Source: an optimization exercise on an open RTL-to-GDS flow (aim: small area). Production flows keep margins and buffers that such runs may drop. RTL that was checked went through simulation tests only; none was proved equivalent to the original. The series may have gaps, and a smaller design here may also do less where the tests do not look. No functional check of the RTL was part of run 3. Power is estimated from default activity; no workload was simulated.

## flow/design.v

```verilog
package crc_sequencer_pkg;
typedef struct packed {
  logic [1:0] crc_poly_size_sel;
  logic [1:0] crc_poly_sel;
  logic req_rpt_en;
  logic [15:0] req_id;
  logic [7:0] data_addr_offset;
  logic [7:0] crc_addr_offset;
} crc_req_t;
parameter CRC_REQ_WITDH = 37;
typedef struct packed {
  logic [63:0] crc_poly;
  logic [1:0] crc_poly_size_sel;
  logic [31:0] data_addr;
  logic [31:0] crc_addr;
  logic [2:0] rpt_num;
  logic [15:0] req_id;  
} crc_param_req_t;
parameter CRC_PARAM_REQ_WITDH = 149;
typedef struct packed {  
  crc_param_req_t crc_param_req;
  logic [7:0] rsp_code;
} crc_param_rsp_t;
typedef struct packed {  
  logic [15:0] req_id;
  logic [7:0] rsp_code;
} crc_rsp_t;
parameter CRC_PARAM_RSP_WITDH = 157;
parameter CRC_RSP_WITDH = 24;
parameter CRC_REQ_MAX_OUTSTAND = 32;
parameter CRC_WD_CNT_W = 16;
endpackage
module crc_sequencer
                    (
                        input wire i_clk,
                        input wire i_nreset,
                        input wire i_reg_apb_psel,
                        input wire i_reg_apb_penable,
                        input wire i_reg_apb_pwrite,
                        input wire [9:0] i_reg_apb_paddr,
                        input wire [31:0] i_reg_apb_pwdata,
                        output wire o_reg_apb_pready,
                        output wire [31:0] o_reg_apb_prdata,
                        input wire i_crc_req_valid,
                        input wire [crc_sequencer_pkg::CRC_REQ_WITDH-1:0] i_crc_req_data,
                        output wire o_crc_req_ready,
                        input wire i_crc_done_ready,
                        output wire [crc_sequencer_pkg::CRC_RSP_WITDH-1:0] o_crc_done_data,
                        output wire o_crc_done_valid,
                        input wire i_crc_param_done_valid,
                        input wire [crc_sequencer_pkg::CRC_PARAM_RSP_WITDH-1:0] i_crc_param_done_data,
                        output wire o_crc_param_done_ready,
                        output wire o_crc_param_valid,
                        output wire [crc_sequencer_pkg::CRC_PARAM_REQ_WITDH-1:0] o_crc_param_data,
                        input wire i_crc_param_ready,
                        output wire o_int
                    );
    wire       apb_rd = i_reg_apb_psel & ~i_reg_apb_pwrite & ~i_reg_apb_penable;
    wire       apb_wr = i_reg_apb_psel &  i_reg_apb_pwrite & ~i_reg_apb_penable;
    wire [7:0] apb_idx = i_reg_apb_paddr[9:2];
    wire [31:0] wd = i_reg_apb_pwdata;
    wire wr_ctrl   = apb_wr & (apb_idx == 8'd0);
    wire wr_p16    = apb_wr & (apb_idx == 8'd1);
    wire wr_p32    = apb_wr & (apb_idx == 8'd2);
    wire wr_p64l   = apb_wr & (apb_idx == 8'd3);
    wire wr_p64h   = apb_wr & (apb_idx == 8'd4);
    wire wr_wdt    = apb_wr & (apb_idx == 8'd5);
    wire wr_pop    = apb_wr & (apb_idx == 8'd6);
    wire wr_inten  = apb_wr & (apb_idx == 8'd12);
    wire wr_intst  = apb_wr & (apb_idx == 8'd13);
    wire wr_dba    = apb_wr & (apb_idx == 8'd14);
    wire wr_cba    = apb_wr & (apb_idx == 8'd15);
    reg [2:0]  cfg_rpt_num;
    reg [15:0] cfg_poly16;
    reg [31:0] cfg_poly32;
    reg [31:0] cfg_poly64l;
    reg [31:0] cfg_poly64h;
    reg [15:0] cfg_wdt_init;
    reg        cfg_wdt_en;
    reg        wdt_fw_clr;
    reg        err_pop_bit;
    reg [1:0]  int_en;
    reg [1:0]  int_status;
    reg [31:0] cfg_data_ba;
    reg [31:0] cfg_crc_ba;
    always @(posedge i_clk or negedge i_nreset)
        if (!i_nreset) cfg_rpt_num <= 3'h0;
        else if (wr_ctrl) cfg_rpt_num <= wd[2:0];
    always @(posedge i_clk or negedge i_nreset)
        if (!i_nreset) cfg_poly16 <= 16'h0;
        else if (wr_p16) cfg_poly16 <= wd[15:0];
    always @(posedge i_clk or negedge i_nreset)
        if (!i_nreset) cfg_poly32 <= 32'h0;
        else if (wr_p32) cfg_poly32 <= wd;
    always @(posedge i_clk or negedge i_nreset)
        if (!i_nreset) cfg_poly64l <= 32'h0;
        else if (wr_p64l) cfg_poly64l <= wd;
    always @(posedge i_clk or negedge i_nreset)
        if (!i_nreset) cfg_poly64h <= 32'h0;
        else if (wr_p64h) cfg_poly64h <= wd;
    always @(posedge i_clk or negedge i_nreset)
        if (!i_nreset) begin
            cfg_wdt_init <= 16'hffff;
            cfg_wdt_en   <= 1'b0;
        end else if (wr_wdt) begin
            cfg_wdt_init <= wd[15:0];
            cfg_wdt_en   <= wd[16];
        end
    always @(posedge i_clk or negedge i_nreset)
        if (!i_nreset) begin
            wdt_fw_clr  <= 1'b0;
            err_pop_bit <= 1'b0;
        end else begin
            wdt_fw_clr  <= wr_wdt & wd[17];
            err_pop_bit <= wr_pop & wd[9];
        end
    always @(posedge i_clk or negedge i_nreset)
        if (!i_nreset) int_en <= 2'h0;
        else if (wr_inten) int_en <= wd[1:0];
    always @(posedge i_clk or negedge i_nreset)
        if (!i_nreset) cfg_data_ba <= 32'h0;
        else if (wr_dba) cfg_data_ba <= wd;
    always @(posedge i_clk or negedge i_nreset)
        if (!i_nreset) cfg_crc_ba <= 32'h0;
        else if (wr_cba) cfg_crc_ba <= wd;
    reg [8*37-1:0] in_mem;
    reg [3:0]  in_head, in_tail;
    wire in_empty = (in_head == in_tail);
    wire in_full  = (in_head[2:0] == in_tail[2:0]) & (in_head[3] != in_tail[3]);
    wire in_push  = i_crc_req_valid & ~in_full;
    assign o_crc_req_ready = ~in_full;
    genvar gi;
    generate
        for (gi = 0; gi < 8; gi = gi + 1) begin : g_in_row
            wire sel  = (in_head[2:0] == gi);
            wire hold = ~(sel & ~in_full);
            wire we   = sel & in_push;
            always @(posedge i_clk)
                in_mem[gi*37 +: 37] <= (in_mem[gi*37 +: 37] & {37{hold}}) | (i_crc_req_data & {37{we}});
        end
    endgenerate
    reg [4:0]   outstand;
    reg         req_v;
    reg [36:0]  req_d;
    reg         prm_v;
    reg [148:0] prm_d;
    reg         prm_push_q;
    wire proc_ready = ~req_v & ~(&outstand);
    wire in_pop     = ~in_empty & proc_ready;
    wire prm_push   = req_v & ~prm_v & ~prm_push_q;
    wire prm_pop    = prm_v & i_crc_param_ready;
    always @(posedge i_clk or negedge i_nreset)
        if (!i_nreset) begin
            in_head <= 4'h0;
            in_tail <= 4'h0;
        end else begin
            if (in_push) in_head <= in_head + 4'h1;
            if (in_pop)  in_tail <= in_tail + 4'h1;
        end
    reg [36:0] in_rd;
    integer ii;
    always @* begin
        in_rd = 37'h0;
        for (ii = 0; ii < 8; ii = ii + 1)
            in_rd = in_rd | (in_mem[ii*37 +: 37] & {37{in_tail[2:0] == ii}});
    end
    always @(posedge i_clk)
        req_d <= (req_d & {37{req_v}}) | (in_rd & {37{in_pop}});
    wire [1:0]  r_pss    = req_d[36:35];
    wire        r_rpt_en = req_d[32];
    wire [15:0] r_id     = req_d[31:16];
    wire [7:0]  r_doff   = req_d[15:8];
    wire [7:0]  r_coff   = req_d[7:0];
    wire [63:0] p_poly = ~r_pss[0] ? {32'h0, cfg_poly32} :
                         (~r_pss[1] ? {48'h0, cfg_poly16} : {cfg_poly64h, cfg_poly64l});
    wire [31:0] p_daddr = cfg_data_ba + {24'h0, r_doff};
    wire [31:0] p_caddr = cfg_crc_ba + {24'h0, r_coff};
    wire [2:0]  p_rpt   = r_rpt_en ? cfg_rpt_num : 3'h0;
    always @(posedge i_clk)
        prm_d <= (prm_d & {149{prm_v}}) | ({p_poly, r_pss, p_daddr, p_caddr, p_rpt, r_id} & {149{prm_push}});
    assign o_crc_param_valid = prm_v;
    assign o_crc_param_data  = prm_d;
    wire [7:0] rsp_code = i_crc_param_done_data[7:0];
    wire [2:0] rsp_rpt  = i_crc_param_done_data[26:24];
    wire       to_err   = (|rsp_code) & (|rsp_rpt);
    reg [8*24-1:0] rsp_mem;
    reg [3:0]  rsp_head, rsp_tail;
    wire rsp_empty = (rsp_head == rsp_tail);
    wire rsp_full  = (rsp_head[2:0] == rsp_tail[2:0]) & (rsp_head[3] != rsp_tail[3]);
    reg [32*158-1:0] err_mem;    
    reg [5:0]   err_cnt;
    reg         err_lag;
    wire err_empty = (err_cnt == 6'h0);
    wire err_full  = err_cnt[5];
    assign o_crc_param_done_ready = to_err ? ~err_full : ~rsp_full;
    wire rsp_accept = i_crc_param_done_valid & o_crc_param_done_ready;
    wire rsp_push   = rsp_accept & ~to_err;
    wire err_push   = rsp_accept & to_err;
    wire rsp_pop    = ~rsp_empty & i_crc_done_ready;
    wire err_pop    = err_pop_bit & ~err_empty;
    wire [23:0]  rsp_wd = {rsp_code, i_crc_param_done_data[23:8]};
    wire [157:0] err_wc = {1'b0, i_crc_param_done_data};
    wire       err_shift = err_lag & ~err_empty;
    wire [5:0] err_cnt_n   = err_cnt + {5'h0, err_push} - {5'h0, err_pop};
    wire       err_lag_n   = err_empty ? err_lag : err_pop;
    wire       err_empty_n = (err_cnt_n == 6'h0);
    wire       err_shift_n = err_lag_n & ~err_empty_n;
    wire [4:0] err_wpos_n  = err_cnt_n[4:0] + {4'h0, err_lag_n & err_empty_n};
    reg  [31:0] err_row_sel, err_row_h, err_row_s;
    reg  [31:0] err_sel_n;
    integer wi;
    always @* begin
        for (wi = 0; wi < 32; wi = wi + 1)
            err_sel_n[wi] = (err_wpos_n == wi) & ~err_cnt_n[5];
    end
    always @(posedge i_clk or negedge i_nreset)
        if (!i_nreset) begin
            err_row_sel <= 32'h1;
            err_row_h   <= 32'hfffffffe;
            err_row_s   <= 32'h0;
        end else begin
            err_row_sel <= err_sel_n;
            err_row_h   <= ~err_sel_n & {32{~err_shift_n}};
            err_row_s   <= ~err_sel_n & {32{err_shift_n}};
        end
    generate
        for (gi = 0; gi < 8; gi = gi + 1) begin : g_rsp_row
            wire sel  = (rsp_head[2:0] == gi);
            wire hold = ~(sel & ~rsp_full);
            wire we   = sel & rsp_push;
            always @(posedge i_clk)
                rsp_mem[gi*24 +: 24] <= (rsp_mem[gi*24 +: 24] & {24{hold}}) | (rsp_wd & {24{we}});
        end
        for (gi = 0; gi < 32; gi = gi + 1) begin : g_err_row
            wire h   = err_row_h[gi];
            wire s   = err_row_s[gi];
            wire w   = err_row_sel[gi] & err_push;
            wire [157:0] nxt;
            if (gi == 31) begin : g_last
                assign nxt = 158'h0;
            end else begin : g_mid
                assign nxt = err_mem[(gi+1)*158 +: 158];
            end
            always @(posedge i_clk)
                err_mem[gi*158 +: 158] <= ~((err_mem[gi*158 +: 158] & {158{h}}) |
                                            (nxt & {158{s}}) |
                                            (err_wc & {158{w}}));
        end
    endgenerate
    always @(posedge i_clk or negedge i_nreset)
        if (!i_nreset) begin
            rsp_head <= 4'h0;
            rsp_tail <= 4'h0;
            err_cnt  <= 6'h0;
            err_lag  <= 1'b0;
        end else begin
            if (rsp_push) rsp_head <= rsp_head + 4'h1;
            if (rsp_pop)  rsp_tail <= rsp_tail + 4'h1;
            err_cnt <= err_cnt + {5'h0, err_push} - {5'h0, err_pop};
            if (~err_empty) err_lag <= err_pop;
        end
    assign o_crc_done_valid = ~rsp_empty;
    reg [23:0] rsp_rd;
    integer ri;
    always @* begin
        rsp_rd = 24'h0;
        for (ri = 0; ri < 8; ri = ri + 1)
            rsp_rd = rsp_rd | (rsp_mem[ri*24 +: 24] & {24{rsp_tail[2:0] == ri}});
    end
    assign o_crc_done_data  = rsp_rd;
    always @(posedge i_clk or negedge i_nreset)
        if (!i_nreset) begin
            req_v      <= 1'b0;
            prm_v      <= 1'b0;
            prm_push_q <= 1'b0;
            outstand   <= 5'h0;
        end else begin
            if (in_pop) req_v <= 1'b1;
            else if (prm_push_q) req_v <= 1'b0;
            if (prm_push) prm_v <= 1'b1;
            else if (prm_pop) prm_v <= 1'b0;
            prm_push_q <= prm_push;
            if (in_pop & ~rsp_accept) outstand <= outstand + 5'h1;
            else if (rsp_accept & ~in_pop) outstand <= outstand - 5'h1;
        end
    reg err_valid_q;    
    reg err_shown;      
    always @(posedge i_clk or negedge i_nreset)
        if (!i_nreset) begin
            err_valid_q <= 1'b0;
            err_shown   <= 1'b0;
        end else begin
            err_valid_q <= ~err_empty;
            if (~err_empty) err_shown <= 1'b1;
        end
    wire act_event = prm_pop | err_pop;
    reg       act_q;
    reg [4:0] act_cnt;
    reg       idle_q;
    wire      crc_idle = &act_cnt;
    always @(posedge i_clk or negedge i_nreset)
        if (!i_nreset) begin
            act_q   <= 1'b0;
            act_cnt <= 5'h1f;
            idle_q  <= 1'b0;
        end else begin
            act_q <= act_event;
            if (act_q) act_cnt <= 5'h0;
            else if (~crc_idle) act_cnt <= act_cnt + 5'h1;
            idle_q <= crc_idle;
        end
    wire act_pulse = ~crc_idle & idle_q;
    wire wdt_en    = (|outstand) & crc_idle & cfg_wdt_en;
    wire wdt_clear = act_pulse | wdt_fw_clr;
    reg [15:0] wdt_cnt;
    reg        wdt_int;
    reg        wdt_en_q;
    always @(posedge i_clk or negedge i_nreset)
        if (!i_nreset) begin
            wdt_cnt  <= 16'hffff;
            wdt_int  <= 1'b0;
            wdt_en_q <= 1'b0;
        end else begin
            if ((wdt_en & ~wdt_en_q) | wdt_clear) wdt_cnt <= cfg_wdt_init;
            else if (wdt_en) wdt_cnt <= wdt_cnt - 16'h1;
            if (wdt_clear) wdt_int <= 1'b0;
            else if (~(|wdt_cnt)) wdt_int <= 1'b1;
            wdt_en_q <= wdt_en;
        end
    reg wdt_lvl_q;
    reg full_lvl_q;
    always @(posedge i_clk or negedge i_nreset)
        if (!i_nreset) begin
            wdt_lvl_q  <= 1'b0;
            full_lvl_q <= 1'b0;
            int_status <= 2'h0;
        end else begin
            wdt_lvl_q  <= wdt_int;
            full_lvl_q <= err_full;
            int_status[0] <= (int_status[0] | (wdt_int & ~wdt_lvl_q)) & ~(wr_intst & wd[0]);
            int_status[1] <= (int_status[1] | (err_full & ~full_lvl_q)) & ~(wr_intst & wd[1]);
        end
    assign o_int = |(int_status & int_en);
    wire sel_w6  = (apb_idx == 8'd6);
    wire sel_w7  = (apb_idx == 8'd7);
    wire sel_w8  = (apb_idx == 8'd8);
    wire sel_w9  = (apb_idx == 8'd9);
    wire sel_w10 = (apb_idx == 8'd10);
    wire sel_w11 = (apb_idx == 8'd11);
    wire [156:0] e0 = err_mem[156:0];
    wire         e0_inv = err_mem[157];
    wire [31:0] err_rd = ({24'h0, e0[7:0]} & {32{sel_w6}})
                       | (e0[124:93] & {32{sel_w7}})
                       | (e0[156:125] & {32{sel_w8}})
                       | (e0[90:59] & {32{sel_w9}})
                       | (e0[58:27] & {32{sel_w10}})
                       | ({11'h0, e0[23:8], e0[26:24], e0[92:91]} & {32{sel_w11}});
    wire [31:0] err_rd_mask = {32{err_shown}} &
                              ({24'h0, {8{sel_w6}}} | {32{sel_w7 | sel_w8 | sel_w9 | sel_w10}} | {11'h0, {21{sel_w11}}});
    reg [31:0] rd_mux;
    always @* begin
        rd_mux = 32'h0;
        case (apb_idx)
            8'd0:  rd_mux[2:0]  = cfg_rpt_num;
            8'd1:  rd_mux[15:0] = cfg_poly16;
            8'd2:  rd_mux       = cfg_poly32;
            8'd3:  rd_mux       = cfg_poly64l;
            8'd4:  rd_mux       = cfg_poly64h;
            8'd5:  rd_mux[17:0] = {wdt_fw_clr, cfg_wdt_en, cfg_wdt_init};
            8'd6:  rd_mux[9:8]  = {err_pop_bit, err_valid_q};
            8'd12: rd_mux[1:0]  = int_en;
            8'd13: rd_mux[1:0]  = int_status;
            8'd14: rd_mux       = cfg_data_ba;
            8'd15: rd_mux       = cfg_crc_ba;
            default: rd_mux = 32'h0;
        endcase
        rd_mux = rd_mux | ((err_rd ^ {32{e0_inv}}) & err_rd_mask);
    end
    reg [31:0] rdata_q;
    always @(posedge i_clk or negedge i_nreset)
        if (!i_nreset) rdata_q <= 32'h0;
        else rdata_q <= apb_rd ? rd_mux : 32'h0;
    assign o_reg_apb_prdata = rdata_q;
    assign o_reg_apb_pready = 1'b1;
endmodule
```

## flow/flow/run.sh

```bash
#!/bin/bash
# Layout flow: the standard flow (standard.sh) with two changes:
#  - the port buffers that global placement inserts are sky130_fd_sc_hd__buf_1
#  - clock tree synthesis uses clkbuf_16, sink clusters of up to 25 (80 um) and no dummy loads
# Each make/tool run writes its full output to a log file in this folder;
# ORFS's per-step logs stay under orfs/logs/.
set -euo pipefail
PORTBUF="-buffer_cell sky130_fd_sc_hd__buf_1"
CTS="-sink_clustering_enable -repair_clock_nets -sink_clustering_size 25 -sink_clustering_max_diameter 80 -buf_list sky130_fd_sc_hd__clkbuf_16 -dont_use_dummy_load"
export BUFFER_PORTS_ARGS="$PORTBUF"
export CTS_ARGS="$CTS"
bash standard.sh "BUFFER_PORTS_ARGS=$PORTBUF" "CTS_ARGS=$CTS" finish > standard_flow.log 2>&1
```

## flow/standard.sh

```bash
#!/bin/bash
# synth_recipe.tcl (not shown) runs the flow's synth.tcl, then flattens the netlist and writes it again
# the make line also repeats each setting of config.mk as NAME=value (left out here)
make -C /OpenROAD-flow-scripts/flow DESIGN_CONFIG=/design/flow/config.mk WORK_HOME=/design/flow/orfs CLKGATE_MAP_FILE= SYNTH_SCRIPT=/design/flow/synth_recipe.tcl "${@:-finish}"
```

## flow/config.mk

```make
export PLATFORM = sky130hd
export DESIGN_NAME = crc_sequencer
export DESIGN_NICKNAME = crc_sequencer
export VERILOG_FILES = /design/flow/design.v
export SDC_FILE = /design/flow/constraint.sdc
export NUM_CORES = 4
export LEC_CHECK = 0
export CAP_MARGIN = 20
export CELL_PAD_IN_SITES_DETAIL_PLACEMENT = 1
export CELL_PAD_IN_SITES_GLOBAL_PLACEMENT = 1
export CORE_MARGIN = 2
export CORE_UTILIZATION = 40
export PLACE_DENSITY = 0.55
export SLEW_MARGIN = 20
export SYNTH_MEMORY_MAX_BITS = 16384
```

## flow/constraint.sdc

```tcl
create_clock -name core_clock -period 10.0 [get_ports {i_clk}]
set_input_delay 2.0000 -clock core_clock [delete_from_list [all_inputs] [get_ports {i_clk}]]
set_output_delay 2.0000 -clock core_clock [all_outputs]
set_load 0.01 [all_outputs]
```

==> flow_metrics.py, run 1 <==
metrics = {
    "global_routing": {
        "overflow": 0,
        "grtUsageTotal_pct": 27.8,
    },
    "setup_path": {
        "worstSetupStartpointType": "input pin",
        "ff2ff_path_depth": 22,
        "cp-end-kind": "flip-flop",
        "r2r-end": "err_row_s[30]",
        "timing.rr.start": "err_cnt[5]",
        "crit_required_ps": 10780,
    },
    "die": {
        "coreArea_um2": 516000,
        "rows": 264,
        "ios": 456,
        "dieArea_um2": 523000,
    },
    "synthesis": {
        "netlist.area_leader.share_pct": 55.3,
        "synth_top_family_by_area": "compound AO/OA/AOI/OAI gates",
        "yosysSeqAreaShare_pct": 60.1,
        "synth_fp_nets": 16831,
        "synth_xor_area_share_pct": 0.203,
        "synthAdderAreaFrac_pct": 0.384,
        "synth_area_leaders": "dfxtp_1 55%, a222oi_1 24%, dfrtp_1 3.9%",
        "synth_area_um2": 207000,
        "synthSimpleGateAreaFrac_pct": 2.16,
        "synthCells": 16525,
        "yosys.area.top_type": "dfxtp_1",
        "syn_area_per_cell_um2": 12.5,
        "synth_mux_area_share_pct": 2.34,
        "yosysMostFrequentCell": "dfxtp_1",
    },
    "power_and_ir_drop": {
        "p_sw_share_pct": 32.4,
        "vdd_drop_max_v": 0.000169,
    },
    "cts": {
        "holdBufCountCts": 0,
        "clock_latency_ps": 1010,
        "numCtsBuffers": 312,
        "ctsHtreeMaxLevel": 5,
        "clk_path_buf_depth": 4,
        "cts_resized": 0,
        "cts_tree": "done",
    },
    "drt": {
        "route.detailed.drc": 0,
        "wire_per_inst_um": 34.9,
        "drt-pass1-iter-count": 13,
        "antenna_left": 0,
        "drtIter0Drc": 32597,
        "avgViaCountPerCell": 7.43,
    },
    "min_path": {
        "min_to": "err_mem[5055]",
        "hold_depth": 1,
        "worstHoldStart": "err_mem[5055]",
    },
    "sta": {
        "setup_violations": 0,
        "fin_skew_ps": 95.2,
        "fin_crit_sh_pct": 72.2,
        "slew_headroom_pct": 11.7,
        "fmax_mhz": 139,
    },
    "outcome": {
        "status": "finished clean",
    },
    "layout": {
        "syn2layout_area_growth_pct": 4.51,
        "layout-drive-gt1-share_pct": 8.91,
        "nets": 15382,
    },
    "placed_design": {
        "place_hpwl_um": 473000,
    },
}
[run 1: power by group through the flow]
| stage | sequential, uW | combinational, uW | clock (uW) |
|---|---|---|---|
| 4_1_cts | 41300 | 16500 | 13800 |
| 3_3_place_gp | 41500 | 15600 | 0 |
| 2_1_floorplan | 38700 | 12900 | 0 |
| 6_report | 41500 | 16500 | 13500 |
| 3_5_place_dp | 41800 | 16400 | 0 |
| 5_1_grt | 42500 | 18000 | 14700 |
[run 1: logic make-up after synthesis]
| logic type | Yosys count |
|---|---|
| multiplexers | 424 |
| XOR/XNOR | 48 |
| flip-flops | 6101 |
| AO/OA/AOI/OAI | 6342 |
| AND/OR/NAND/NOR | 925 |
| buffers and inverters | 2623 |
| adder cells (fa/ha/maj) | 61 |
| other | 1 |
[run 1: through the flow]
step | instances | setup slack [ps] | hold slack, ps | cell area [um2] | total power (uW)
floorplan | 16525 | 3320 | 366 | 207000 | 51500
CTS | 21980 | 2830 | 418 | 216000 | 71600
global placement | 21663 | 1570 | 378 | 208000 | 57100
finish | 22015 | 2780 | 412 | 216000 | 71400
global route | 21991 | 2340 | 422 | 216000 | 75200
detailed placement | 21668 | 1780 | 392 | 208000 | 58300
[run 1: per-layer routing]
layer | global-route usage [%] | part of all wire [%]
met3 | 4.81 | 8.3
met4 | 9.91 | 3.7
met1 | 36.8 | 42
met2 | 45.8 | 46
met5 | 0 | 0.032
[run 1: state kept, by name, indices dropped and copies added, names as in the netlist, 35 cells and up]
signal / count
err_mem: 5056
req_d: 35
rsp_mem: 192
prm_d: 149
in_mem: 280
[run 1: cells in the final DEF, fill, tap and decap left out, types with 286 or more instances in the layout]
cell type and count:
dfxtp_1 5712, a222oi_1 4953, nand2_1 477, o21ai_0 411, mux2_2 330, buf_4 324, clkbuf_16 312, a22o_1 306
buf_1 297, dfrtp_1 286
[run 1: worst max-delay path by stage]
stage | slack, ps | depth (start not counted) | to
5_1_grt | 2340 | 23 | err_row_s[30]
4_1_cts | 2830 | 23 | err_row_s[30]
2_1_floorplan | 3320 | 22 | err_row_s[12]
3_3_place_gp | 1570 | 23 | err_row_s[30]
3_5_place_dp | 1780 | 23 | err_row_s[30]
6_report | 2780 | 23 | err_row_s[30]
[run 1: cell type report]
| type | instances | area, um2 |
|---|---|---|
| Antenna cell | 25 | 62.6 |
| Clock buffer | 312 | 7810 |
| Fill cell | 52367 | 300000 |
| Inverter | 67 | 253 |
| Multi-Input combinational cell | 7801 | 70100 |
| Sequential cell | 6101 | 124000 |
| Tap cell | 6916 | 8650 |
| Timing Repair Buffer | 793 | 4760 |
[run 1: worst max-delay path, cell delays in order]
cell and delay (ps):
clkbuf_2 90, or4_1 720, o32ai_2 260, buf_4 310, nor3b_4 80, inv_1 60, ha_1 120, inv_1 40
ha_1 220, fa_1 450, xnor2_1 500, inv_1 240, or3_1 450, nor4_1 300, and2_1 210, ha_1 180
ha_1 280, nor2b_1 220, nand4_1 180, a22o_1 290, a211oi_2 320, buf_4 310, a21oi_1 110
Run 1, supply network:
Bar = 200 um. Pins as bars on the die edge.
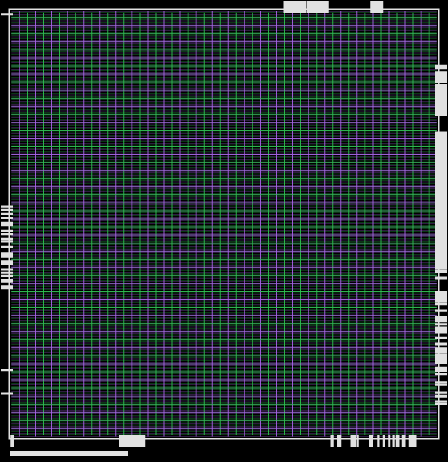
legend:
  purple:
    net: VSS
  green:
    net: VDD
met1 rails: 265
met5 straps: 52
rows: 264
signal pins: 456

Run 1, cells colored by class:
Bar = 200 um. Fill, decap, tap and diode cells in gray.
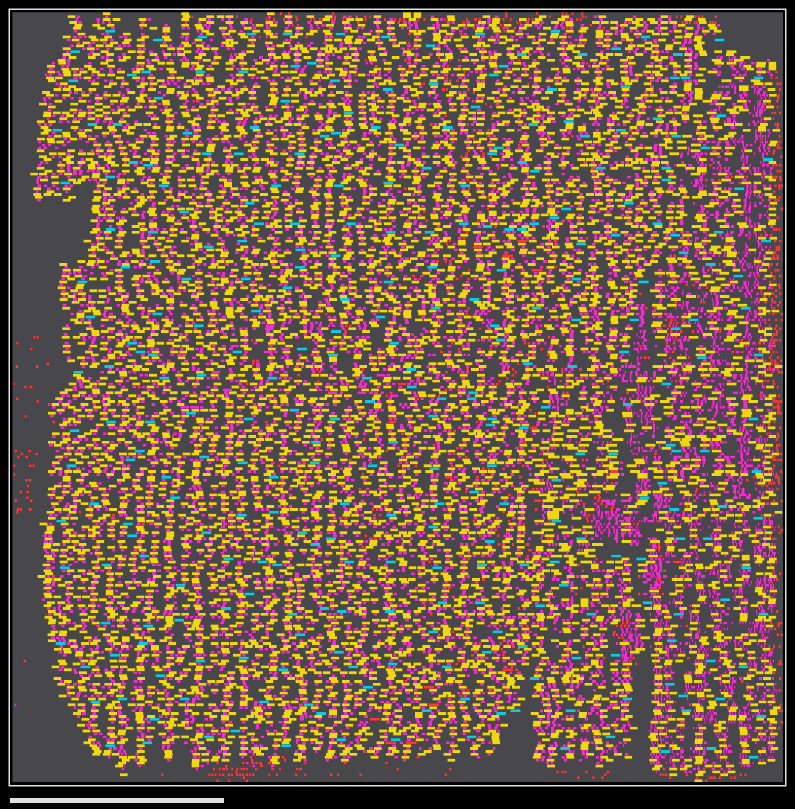
legend:
  magenta:
    class: all other logic
    cells: 7868
    share_of_their_area: 34%
  cyan:
    class: cells driving clock nets
    cells: 312
    share_of_their_area: 3.8%
  red:
    class: other buffers and delay cells
    cells: 793
    share_of_their_area: 2.3%
  yellow:
    class: flops
    cells: 6101
    share_of_their_area: 60%

Run 1, clock network drawn from the DEF:
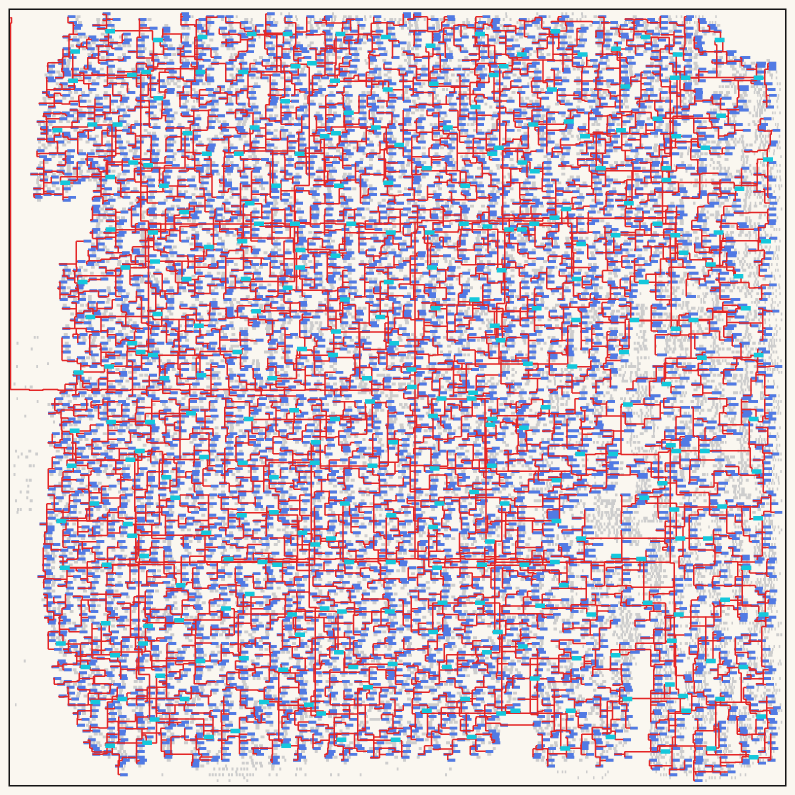
legend:
  red:
    item: clock wires
    length: 67.3 mm
  cyan:
    item: cells driving clock nets
    count: 312
  blue:
    item: flip-flops
    count: 6101
routed clock nets: 313
flops lie: spread over the die

==> inputs of run 2 (changes only) <==
==> flow/run.sh (new file) <==
#!/bin/bash
# synth_recipe.tcl (not shown) runs the flow's synth.tcl, then flattens the netlist and writes it again
# the make line also repeats each setting of config.mk as NAME=value (left out here)
make -C /OpenROAD-flow-scripts/flow DESIGN_CONFIG=/design/flow/config.mk WORK_HOME=/design/flow/orfs CLKGATE_MAP_FILE= SYNTH_SCRIPT=/design/flow/synth_recipe.tcl finish
removed: flow/flow/run.sh
removed: flow/standard.sh
Run 2, clock network drawn from the DEF:
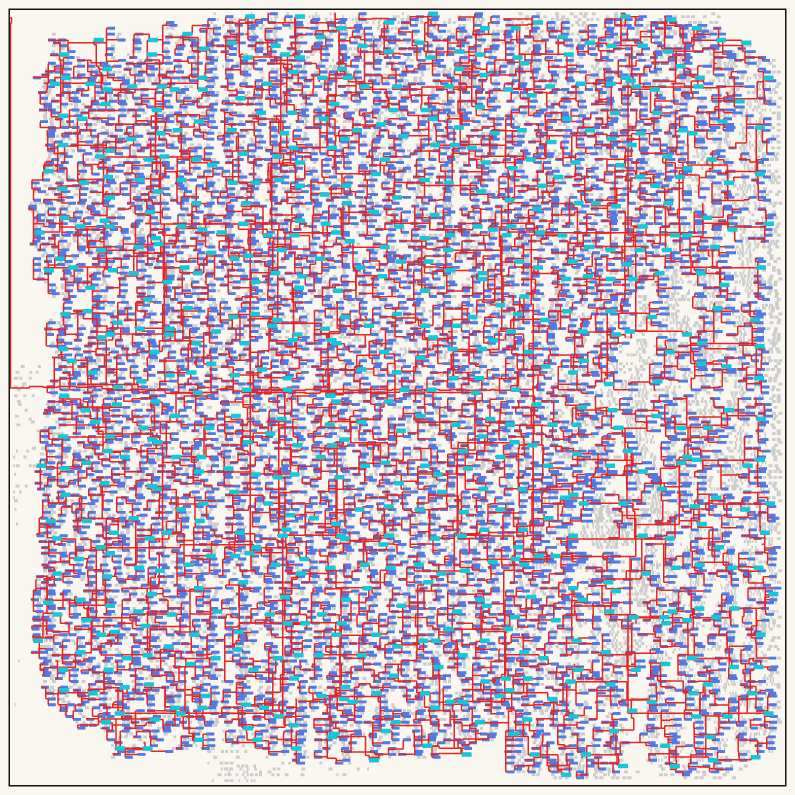
legend:
  cyan:
    item: cells driving clock nets
    count: 648
  red:
    item: clock wires
    length: 75.2 mm
  blue:
    item: flip-flops
    count: 6101
routed clock nets: 649
flops lie: spread over the die

Run 2, cells colored by class:
Bar = 200 um. Fill, decap, tap and diode cells in gray.
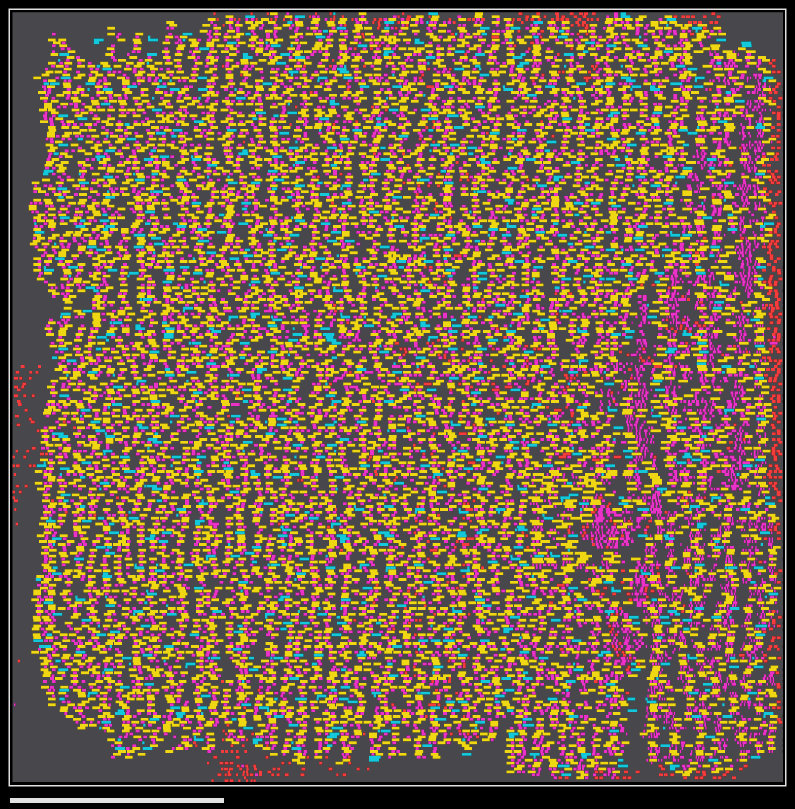
legend:
  magenta:
    class: all other logic
    cells: 7868
    share_of_their_area: 31%
  yellow:
    class: flops
    cells: 6101
    share_of_their_area: 56%
  cyan:
    class: clock drivers and dummy loads
    cells: 1167
    share_of_their_area: 9.5%
  red:
    class: other buffers and delay cells
    cells: 858
    share_of_their_area: 3.3%

==> run 2 against run 1 <==
Effect of this change: still clean; flip-flop and latch count stayed put; clock-buffer cell count increased by 709; synthesized cell count unchanged; final area grew 7.5%; sequential share of layout area fell by 4.0 points; sequential power about the same; via count grew 2.0%; global-route usage rose by 0.50 points; largest cell class unchanged; largest power group unchanged.
==> flow_metrics.py, run 2 <==
metrics = {
    "sta": {
        "fmax_mhz": 134,
        "fin_ws_ps": 2530,
        "slew_headroom_pct": 9.34,
        "timing.hold.ws_ps": 392,
        "fin_skew_ps": 25.8,
        "setup_violations": 0,
    },
    "global_routing": {
        "overflow": 0,
    },
    "layout": {
        "fillerInstances": 51659,
        "final_cell_mix": "5712 x dfxtp_1, 4953 x a222oi_1, 669 x clkbuf_16, 478 x nand2_1, 412 x o21ai_0",
        "layout-drive-gt1-share_pct": 12.5,
        "fin_cells": 22942,
        "nets": 15783,
        "largest_reg_flops": 5056,
        "top_register": "err_mem",
        "fin_area_um2": 232000,
        "top_regs": "err_mem: 5056 flops, in_mem: 280 flops, rsp_mem: 192 flops",
    },
    "cts": {
        "numCtsBuffers": 648,
        "holdBufCountCts": 0,
        "clock_latency_ps": 1120,
        "cts_tree": "done",
        "clk_path_buf_depth": 4,
        "cts_resized": 0,
        "ctsHtreeMaxLevel": 6,
    },
    "setup_path": {
        "worstSetupStartpointType": "input pin",
        "cp_top_family": "simple AND/OR/NAND/NOR gates",
        "crit_slowest_cell": "or4_1",
        "cp-end-kind": "flip-flop",
        "crit_required_ps": 10930,
        "cp_num_buf_inv": 6,
    },
    "drt": {
        "drtIter0Drc": 32889,
        "wire_per_inst_um": 34.0,
        "avgViaCountPerCell": 7.27,
        "route.detailed.drc": 0,
        "antenna_left": 0,
    },
    "synthesis": {
        "synth_area_um2": 207000,
        "syn_area_per_cell_um2": 12.5,
        "synth_fp_nets": 16831,
        "yosysMostFrequentCell": "dfxtp_1",
        "synth_area_leaders": "dfxtp_1 55%, a222oi_1 24%, dfrtp_1 3.9%",
    },
    "placed_design": {
        "place_hpwl_um": 478000,
        "place_area_um2": 211000,
    },
    "die": {
        "ios": 456,
        "coreArea_um2": 516000,
        "rows": 264,
    },
    "outcome": {
        "status": "finished clean",
    },
}
==> run 2: changes by cell type in the layout (fill, tap and decap cells not counted), moves of 10 or more <==
cell / previous run / this run
clkbuf_2: 148 / 1
buf_16: 10 / 0
inv_6: 0 / 19
clkbuf_8: 0 / 164
clkbuf_1: 0 / 188
clkinv_2: 1 / 73
buf_2: 2 / 76
bufinv_16: 0 / 17
clkinv_8: 0 / 16
buf_4: 324 / 386
buf_12: 7 / 21
buf_1: 297 / 0
clkdlybuf4s50_1: 0 / 369
clkbuf_16: 312 / 669
==> run 2: kinds of logic (layout without fill, tap and decap cells) <==
| group | after synthesis | in the layout | share of synthesized area, % |
|---|---|---|---|
| AOI/OAI and AO/OA | 6342 | 6342 | 28.7 |
| DFF | 6101 | 6101 | 60.1 |
| buffers and inverters | 2623 | 2092 | 6.15 |
| and+or+nand+nor | 925 | 925 | 2.16 |
| muxes | 424 | 424 | 2.34 |
| adders and majority gates | 61 | 61 | 0.384 |
| xor gates and xnor gates | 48 | 48 | 0.203 |
| other | 1 | 33 | 0.00181 |
==> run 2: power breakdown <==
part / internal (uW) / switching (uW)
Combinational: 8240 / 8450
Sequential: 34800 / 6890
Clock: 14000 / 10100
Total: 57000 / 25500
==> run 2: path summary, 6_finish.rpt <==
kind	startpoint	endpoint	slack, ps	cells past startpoint
max	i_crc_param_done_data[4]	err_row_s[12]	2530	23
min	err_mem[5055]	err_mem[5055]	390	1
max reg2reg	err_cnt[5]	err_row_s[12]	3710	22
min reg2reg	err_mem[5055]	err_mem[5055]	390	1
max in group asynchronous	i_nreset	cfg_poly64l[23]	7620	2
min in group asynchronous	i_nreset	rsp_tail[3]	900	1
==> run 2: layout make-up <==
cell class                 count  area [um2]  area share, %
sequential                  6101      124000           53.6
multi-input combinational   7801       70100           30.2
clock inverter               146        1590          0.686
inverter                      67         253          0.109
clock buffer                1021       19700           8.48
timing repair buffer         858        7460           3.21
antenna                       32        80.1         0.0345
tap                         6916        8650           3.73
==> run 2: per-layer routing <==
metal | vias up | track usage [%] | wire length (um)
li1 | 69315 | - | -
met1 | 88355 | 37.5 | 327000
met2 | 7722 | 45.7 | 356000
met3 | 1401 | 5.33 | 66700
met4 | 36 | 11.2 | 30600
met5 | - | 0 | 226
==> run 2: worst reg2reg max path, delay by kind of cell (launching register included) <==
kind	cells	cell delay, ps
and+or+nand+nor	10	2830
DFF	1	440
adders and majority gates	6	1660
buffers and inverters	4	600
xor gates and xnor gates	1	520
AOI/OAI and AO/OA	1	80
==> run 2: stage by stage <==
step	total power [uW]	util, %
finish	82500	45.0
global route	86500	45.0
CTS	82700	45.0
detailed placement	58500	40.9
global placement	57400	40.9
floorplan	51500	-
==> inputs of run 3 (changes only) <==
--- a/flow/design.v
+++ b/flow/design.v
@@ -187,11 +187,10 @@
     reg [3:0]  rsp_head, rsp_tail;
     wire rsp_empty = (rsp_head == rsp_tail);
     wire rsp_full  = (rsp_head[2:0] == rsp_tail[2:0]) & (rsp_head[3] != rsp_tail[3]);
-    reg [32*158-1:0] err_mem;    
-    reg [5:0]   err_cnt;
-    reg         err_lag;
-    wire err_empty = (err_cnt == 6'h0);
-    wire err_full  = err_cnt[5];
+    reg [32*157-1:0] err_mem;
+    reg [5:0]   err_head, err_tail;
+    wire err_empty = (err_head == err_tail);
+    wire err_full  = (err_head[4:0] == err_tail[4:0]) & (err_head[5] != err_tail[5]);
     assign o_crc_param_done_ready = to_err ? ~err_full : ~rsp_full;
     wire rsp_accept = i_crc_param_done_valid & o_crc_param_done_ready;
     wire rsp_push   = rsp_accept & ~to_err;
@@ -199,30 +198,11 @@
     wire rsp_pop    = ~rsp_empty & i_crc_done_ready;
     wire err_pop    = err_pop_bit & ~err_empty;
     wire [23:0]  rsp_wd = {rsp_code, i_crc_param_done_data[23:8]};
-    wire [157:0] err_wc = {1'b0, i_crc_param_done_data};
-    wire       err_shift = err_lag & ~err_empty;
-    wire [5:0] err_cnt_n   = err_cnt + {5'h0, err_push} - {5'h0, err_pop};
-    wire       err_lag_n   = err_empty ? err_lag : err_pop;
-    wire       err_empty_n = (err_cnt_n == 6'h0);
-    wire       err_shift_n = err_lag_n & ~err_empty_n;
-    wire [4:0] err_wpos_n  = err_cnt_n[4:0] + {4'h0, err_lag_n & err_empty_n};
-    reg  [31:0] err_row_sel, err_row_h, err_row_s;
-    reg  [31:0] err_sel_n;
-    integer wi;
-    always @* begin
-        for (wi = 0; wi < 32; wi = wi + 1)
-            err_sel_n[wi] = (err_wpos_n == wi) & ~err_cnt_n[5];
-    end
+    reg err_ph;
     always @(posedge i_clk or negedge i_nreset)
-        if (!i_nreset) begin
-            err_row_sel <= 32'h1;
-            err_row_h   <= 32'hfffffffe;
-            err_row_s   <= 32'h0;
-        end else begin
-            err_row_sel <= err_sel_n;
-            err_row_h   <= ~err_sel_n & {32{~err_shift_n}};
-            err_row_s   <= ~err_sel_n & {32{err_shift_n}};
-        end
+        if (!i_nreset) err_ph <= 1'b0;
+        else err_ph <= ~err_ph;
+    wire [156:0] err_wc = i_crc_param_done_data ^ {157{err_ph}};
     generate
         for (gi = 0; gi < 8; gi = gi + 1) begin : g_rsp_row
             wire sel  = (rsp_head[2:0] == gi);
@@ -232,32 +212,24 @@
                 rsp_mem[gi*24 +: 24] <= (rsp_mem[gi*24 +: 24] & {24{hold}}) | (rsp_wd & {24{we}});
         end
         for (gi = 0; gi < 32; gi = gi + 1) begin : g_err_row
-            wire h   = err_row_h[gi];
-            wire s   = err_row_s[gi];
-            wire w   = err_row_sel[gi] & err_push;
-            wire [157:0] nxt;
-            if (gi == 31) begin : g_last
-                assign nxt = 158'h0;
-            end else begin : g_mid
-                assign nxt = err_mem[(gi+1)*158 +: 158];
-            end
+            wire sel  = (err_head[4:0] == gi);
+            wire hold = ~(sel & ~err_full);
+            wire we   = sel & err_push;
             always @(posedge i_clk)
-                err_mem[gi*158 +: 158] <= ~((err_mem[gi*158 +: 158] & {158{h}}) |
-                                            (nxt & {158{s}}) |
-                                            (err_wc & {158{w}}));
+                err_mem[gi*157 +: 157] <= ~((err_mem[gi*157 +: 157] & {157{hold}}) | (err_wc & {157{we}}));
         end
     endgenerate
     always @(posedge i_clk or negedge i_nreset)
         if (!i_nreset) begin
             rsp_head <= 4'h0;
             rsp_tail <= 4'h0;
-            err_cnt  <= 6'h0;
-            err_lag  <= 1'b0;
+            err_head <= 6'h0;
+            err_tail <= 6'h0;
         end else begin
             if (rsp_push) rsp_head <= rsp_head + 4'h1;
             if (rsp_pop)  rsp_tail <= rsp_tail + 4'h1;
-            err_cnt <= err_cnt + {5'h0, err_push} - {5'h0, err_pop};
-            if (~err_empty) err_lag <= err_pop;
+            if (err_push) err_head <= err_head + 6'h1;
+            if (err_pop)  err_tail <= err_tail + 6'h1;
         end
     assign o_crc_done_valid = ~rsp_empty;
     reg [23:0] rsp_rd;
@@ -285,14 +257,20 @@
         end
     reg err_valid_q;    
     reg err_shown;      
+    reg err_shift;      
     always @(posedge i_clk or negedge i_nreset)
         if (!i_nreset) begin
             err_valid_q <= 1'b0;
             err_shown   <= 1'b0;
+            err_shift   <= 1'b0;
         end else begin
             err_valid_q <= ~err_empty;
-            if (~err_empty) err_shown <= 1'b1;
+            if (~err_empty) begin
+                err_shown <= 1'b1;
+                err_shift <= err_pop;
+            end
         end
+    wire [4:0]   err_rd_idx = err_tail[4:0] - {4'h0, err_shift};
     wire act_event = prm_pop | err_pop;
     reg       act_q;
     reg [4:0] act_cnt;
@@ -347,14 +325,23 @@
     wire sel_w9  = (apb_idx == 8'd9);
     wire sel_w10 = (apb_idx == 8'd10);
     wire sel_w11 = (apb_idx == 8'd11);
-    wire [156:0] e0 = err_mem[156:0];
-    wire         e0_inv = err_mem[157];
-    wire [31:0] err_rd = ({24'h0, e0[7:0]} & {32{sel_w6}})
-                       | (e0[124:93] & {32{sel_w7}})
-                       | (e0[156:125] & {32{sel_w8}})
-                       | (e0[90:59] & {32{sel_w9}})
-                       | (e0[58:27] & {32{sel_w10}})
-                       | ({11'h0, e0[23:8], e0[26:24], e0[92:91]} & {32{sel_w11}});
+    reg [31:0] err_rd;
+    reg [31:0] err_e_sel;
+    integer ei;
+    always @* begin
+        err_rd = 32'h0;
+        for (ei = 0; ei < 32; ei = ei + 1) begin
+            err_e_sel[ei] = err_shown & (err_rd_idx == ei);
+            err_rd = err_rd
+                   | ({24'h0, err_mem[ei*157 +: 8]}     & {32{err_e_sel[ei] & sel_w6}})
+                   | (err_mem[ei*157 + 93  +: 32]       & {32{err_e_sel[ei] & sel_w7}})
+                   | (err_mem[ei*157 + 125 +: 32]       & {32{err_e_sel[ei] & sel_w8}})
+                   | (err_mem[ei*157 + 59  +: 32]       & {32{err_e_sel[ei] & sel_w9}})
+                   | (err_mem[ei*157 + 27  +: 32]       & {32{err_e_sel[ei] & sel_w10}})
+                   | ({11'h0, err_mem[ei*157 + 8 +: 16], err_mem[ei*157 + 24 +: 3], err_mem[ei*157 + 91 +: 2]}
+                                                        & {32{err_e_sel[ei] & sel_w11}});
+        end
+    end
     wire [31:0] err_rd_mask = {32{err_shown}} &
                               ({24'h0, {8{sel_w6}}} | {32{sel_w7 | sel_w8 | sel_w9 | sel_w10}} | {11'h0, {21{sel_w11}}});
     reg [31:0] rd_mux;
@@ -374,7 +361,7 @@
             8'd15: rd_mux       = cfg_crc_ba;
             default: rd_mux = 32'h0;
         endcase
-        rd_mux = rd_mux | ((err_rd ^ {32{e0_inv}}) & err_rd_mask);
+        rd_mux = rd_mux | ((err_rd ^ {32{err_ph}}) & err_rd_mask);
     end
     reg [31:0] rdata_q;
     always @(posedge i_clk or negedge i_nreset)
==> flow/config.mk (replaced) <==
export PLATFORM = sky130hd
export DESIGN_NAME = crc_sequencer
export DESIGN_NICKNAME = crc_sequencer
export VERILOG_FILES = /design/flow/design.v
export SDC_FILE = /design/flow/constraint.sdc
export NUM_CORES = 4
export LEC_CHECK = 0
export CAP_MARGIN = 20
export CORE_MARGIN = 2
export CORE_UTILIZATION = 65
export CTS_BUF_LIST = sky130_fd_sc_hd__clkbuf_8
export CTS_CLUSTER_DIAMETER = 100
export CTS_CLUSTER_SIZE = 30
export SLEW_MARGIN = 20
export SYNTH_MEMORY_MAX_BITS = 16384
==> run 3 against run 2 <==
Effect of this change: the run now fails in global routing; synthesized cell count increased by 27%; area after synthesis increased by 5.6%.
==> flow_metrics.py, run 3 <==
metrics = {
    "global_routing": {
        "grtUsageTotal_pct": 86.7,
        "grt_pass1_vias": 229275,
        "overflow": 30,
        "grt_pass1_wl_um": 2040000,
        "grt_max_degree": 192,
    },
    "synthesis": {
        "yosysMostFrequentCell": "a22oi_1",
        "synth_area_leaders": "dfxtp_1 52%, a22oi_1 22%, clkbuf_1 3.7%",
        "synth_common_cells": "6421 x a22oi_1, 5680 x dfxtp_1, 2150 x clkbuf_1",
        "netlist.area_leader.share_pct": 52.1,
        "synth_area_um2": 218000,
        "ys_seq_elements": 5981,
        "yosys.area.top_type": "dfxtp_1",
        "synth_fp_nets": 21236,
        "synth.distinct_cells": 89,
        "async_flop_share_pct": 5.03,
        "yosys_most_used_dff": "dfxtp_1",
        "yosysSeqAreaShare_pct": 55.5,
        "synthCells": 20932,
        "synth_edf_count": 0,
        "yosys_warnings": 1,
        "syn_area_per_cell_um2": 10.4,
    },
    "outcome": {
        "status": "aborted with a tool error",
        "stop_stage": "global routing",
        "tool.error": "[ERROR GRT-0116] Global routing finished with congestion. Check the congestion regions in the DRC Viewer.",
    },
    "die": {
        "die_y_um": 584,
        "rows": 212,
        "start_util_pct": 65.4,
        "ios": 456,
        "die_w_um": 584,
    },
    "cts": {
        "root_buffer": "clkbuf_8",
        "holdBufCountCts": 0,
        "cts_resized": 0,
        "cts_sinks": 5981,
        "numCtsBuffers": 224,
        "cts_setup_buffers": 0,
        "ctsHtreeMaxLevel": 4,
        "clk_path_buf_depth": 4,
    },
    "placed_design": {
        "dp.cells": 24450,
        "place_hpwl_um": 906000,
        "place_congestion": 1.21,
        "io_buffer_count": 450,
    },
}
## run 3: cell count changes after synthesis, sizes merged, moves of 136 or more
cell    previous run  this run
xor2              18       207
a22oi            262      6423
nor3              48       264
clkbuf          2009      2150
a222oi          4953       253
nor2              50       455
buf              547       286
a22o             306       479
nor4              16       152
a32oi             25       265
nand4             36       338
nand3             92       439
a221oi            54       236
nand2            484      1054
## run 3: kinds of logic after synthesis
kind of cell               synth area share [%]
xor gates and xnor gates                   1.06
AOI/OAI and AO/OA                          30.2
adders and majority gates                 0.348
muxes                                      1.76
DFF                                        55.5
and+or+nand+nor                            6.72
other                                   0.00172
buffers and inverters                      4.35
## run 3: through the flow
step	setup WS (ps)	utilization (%)	hold WS [ps]	cell area [um2]
4_1_cts	2280	71.2	459	238000
3_5_place_dp	1370	70.2	431	234000
2_1_floorplan	4920	-	375	218000
3_3_place_gp	1370	70.1	418	234000
## run 3: power groups by stage
stage	Clock [uW]	Sequential, uW	Combinational (uW)
4_1_cts	9250	41200	16000
3_3_place_gp	0	41100	15100
2_1_floorplan	0	39800	10900
3_5_place_dp	0	41700	16000
## run 3: layer usage
| layer | track usage, % | GRT overflow |
|---|---|---|
| met4 | 82.9 | 9 |
| met5 | 69.1 | 2 |
| met3 | 79.8 | 18 |
| met2 | 94.5 | 1 |
| met1 | 87.7 | 0 |
## run 3: how the worst max path moves through the flow
stage                       startpoint           to  slack [ps]  cells past startpoint
floorplan           i_reg_apb_paddr[7]  rdata_q[12]        4920                     14
global placement    i_reg_apb_paddr[4]   rdata_q[7]        1370                     14
detailed placement  i_reg_apb_paddr[4]   rdata_q[7]        1370                     14
CTS                        err_tail[0]   rdata_q[7]        2280                     18

==> afterwards: timing with drivers on the ports <==
The flow's constraints put no driver on any port. The routed layouts listed below were extracted and timed again, unchanged, in two steps.
Step 1 sets driving cells, clkbuf_16 on the clock port and buf_2 on the other inputs (assumed; they add their load-dependent delay and slew).
Step 2 moves the port delays by t, midway between the first and last clock arrival at a register: inputs arrive t later, outputs are due t later. That takes back most of the time a late clock gives input paths.
a / b / c = no drivers / after step 1 / after step 2; a / b = the first two.
run | t (ns) | setup WS [ns] | hold WS [ns]
run 1 | 1.083 | 2.781 / 2.870 / 1.787 | 0.412 / 0.412 / 0.412
run 2 | 1.220 | 2.529 / 2.630 / 1.409 | 0.392 / 0.392 / 0.392
After both steps setup and hold are still met in every run listed. For run 2, which loses most, drivers alone change the setup slack by +0.101 ns; drivers and shift together by -1.120 ns.
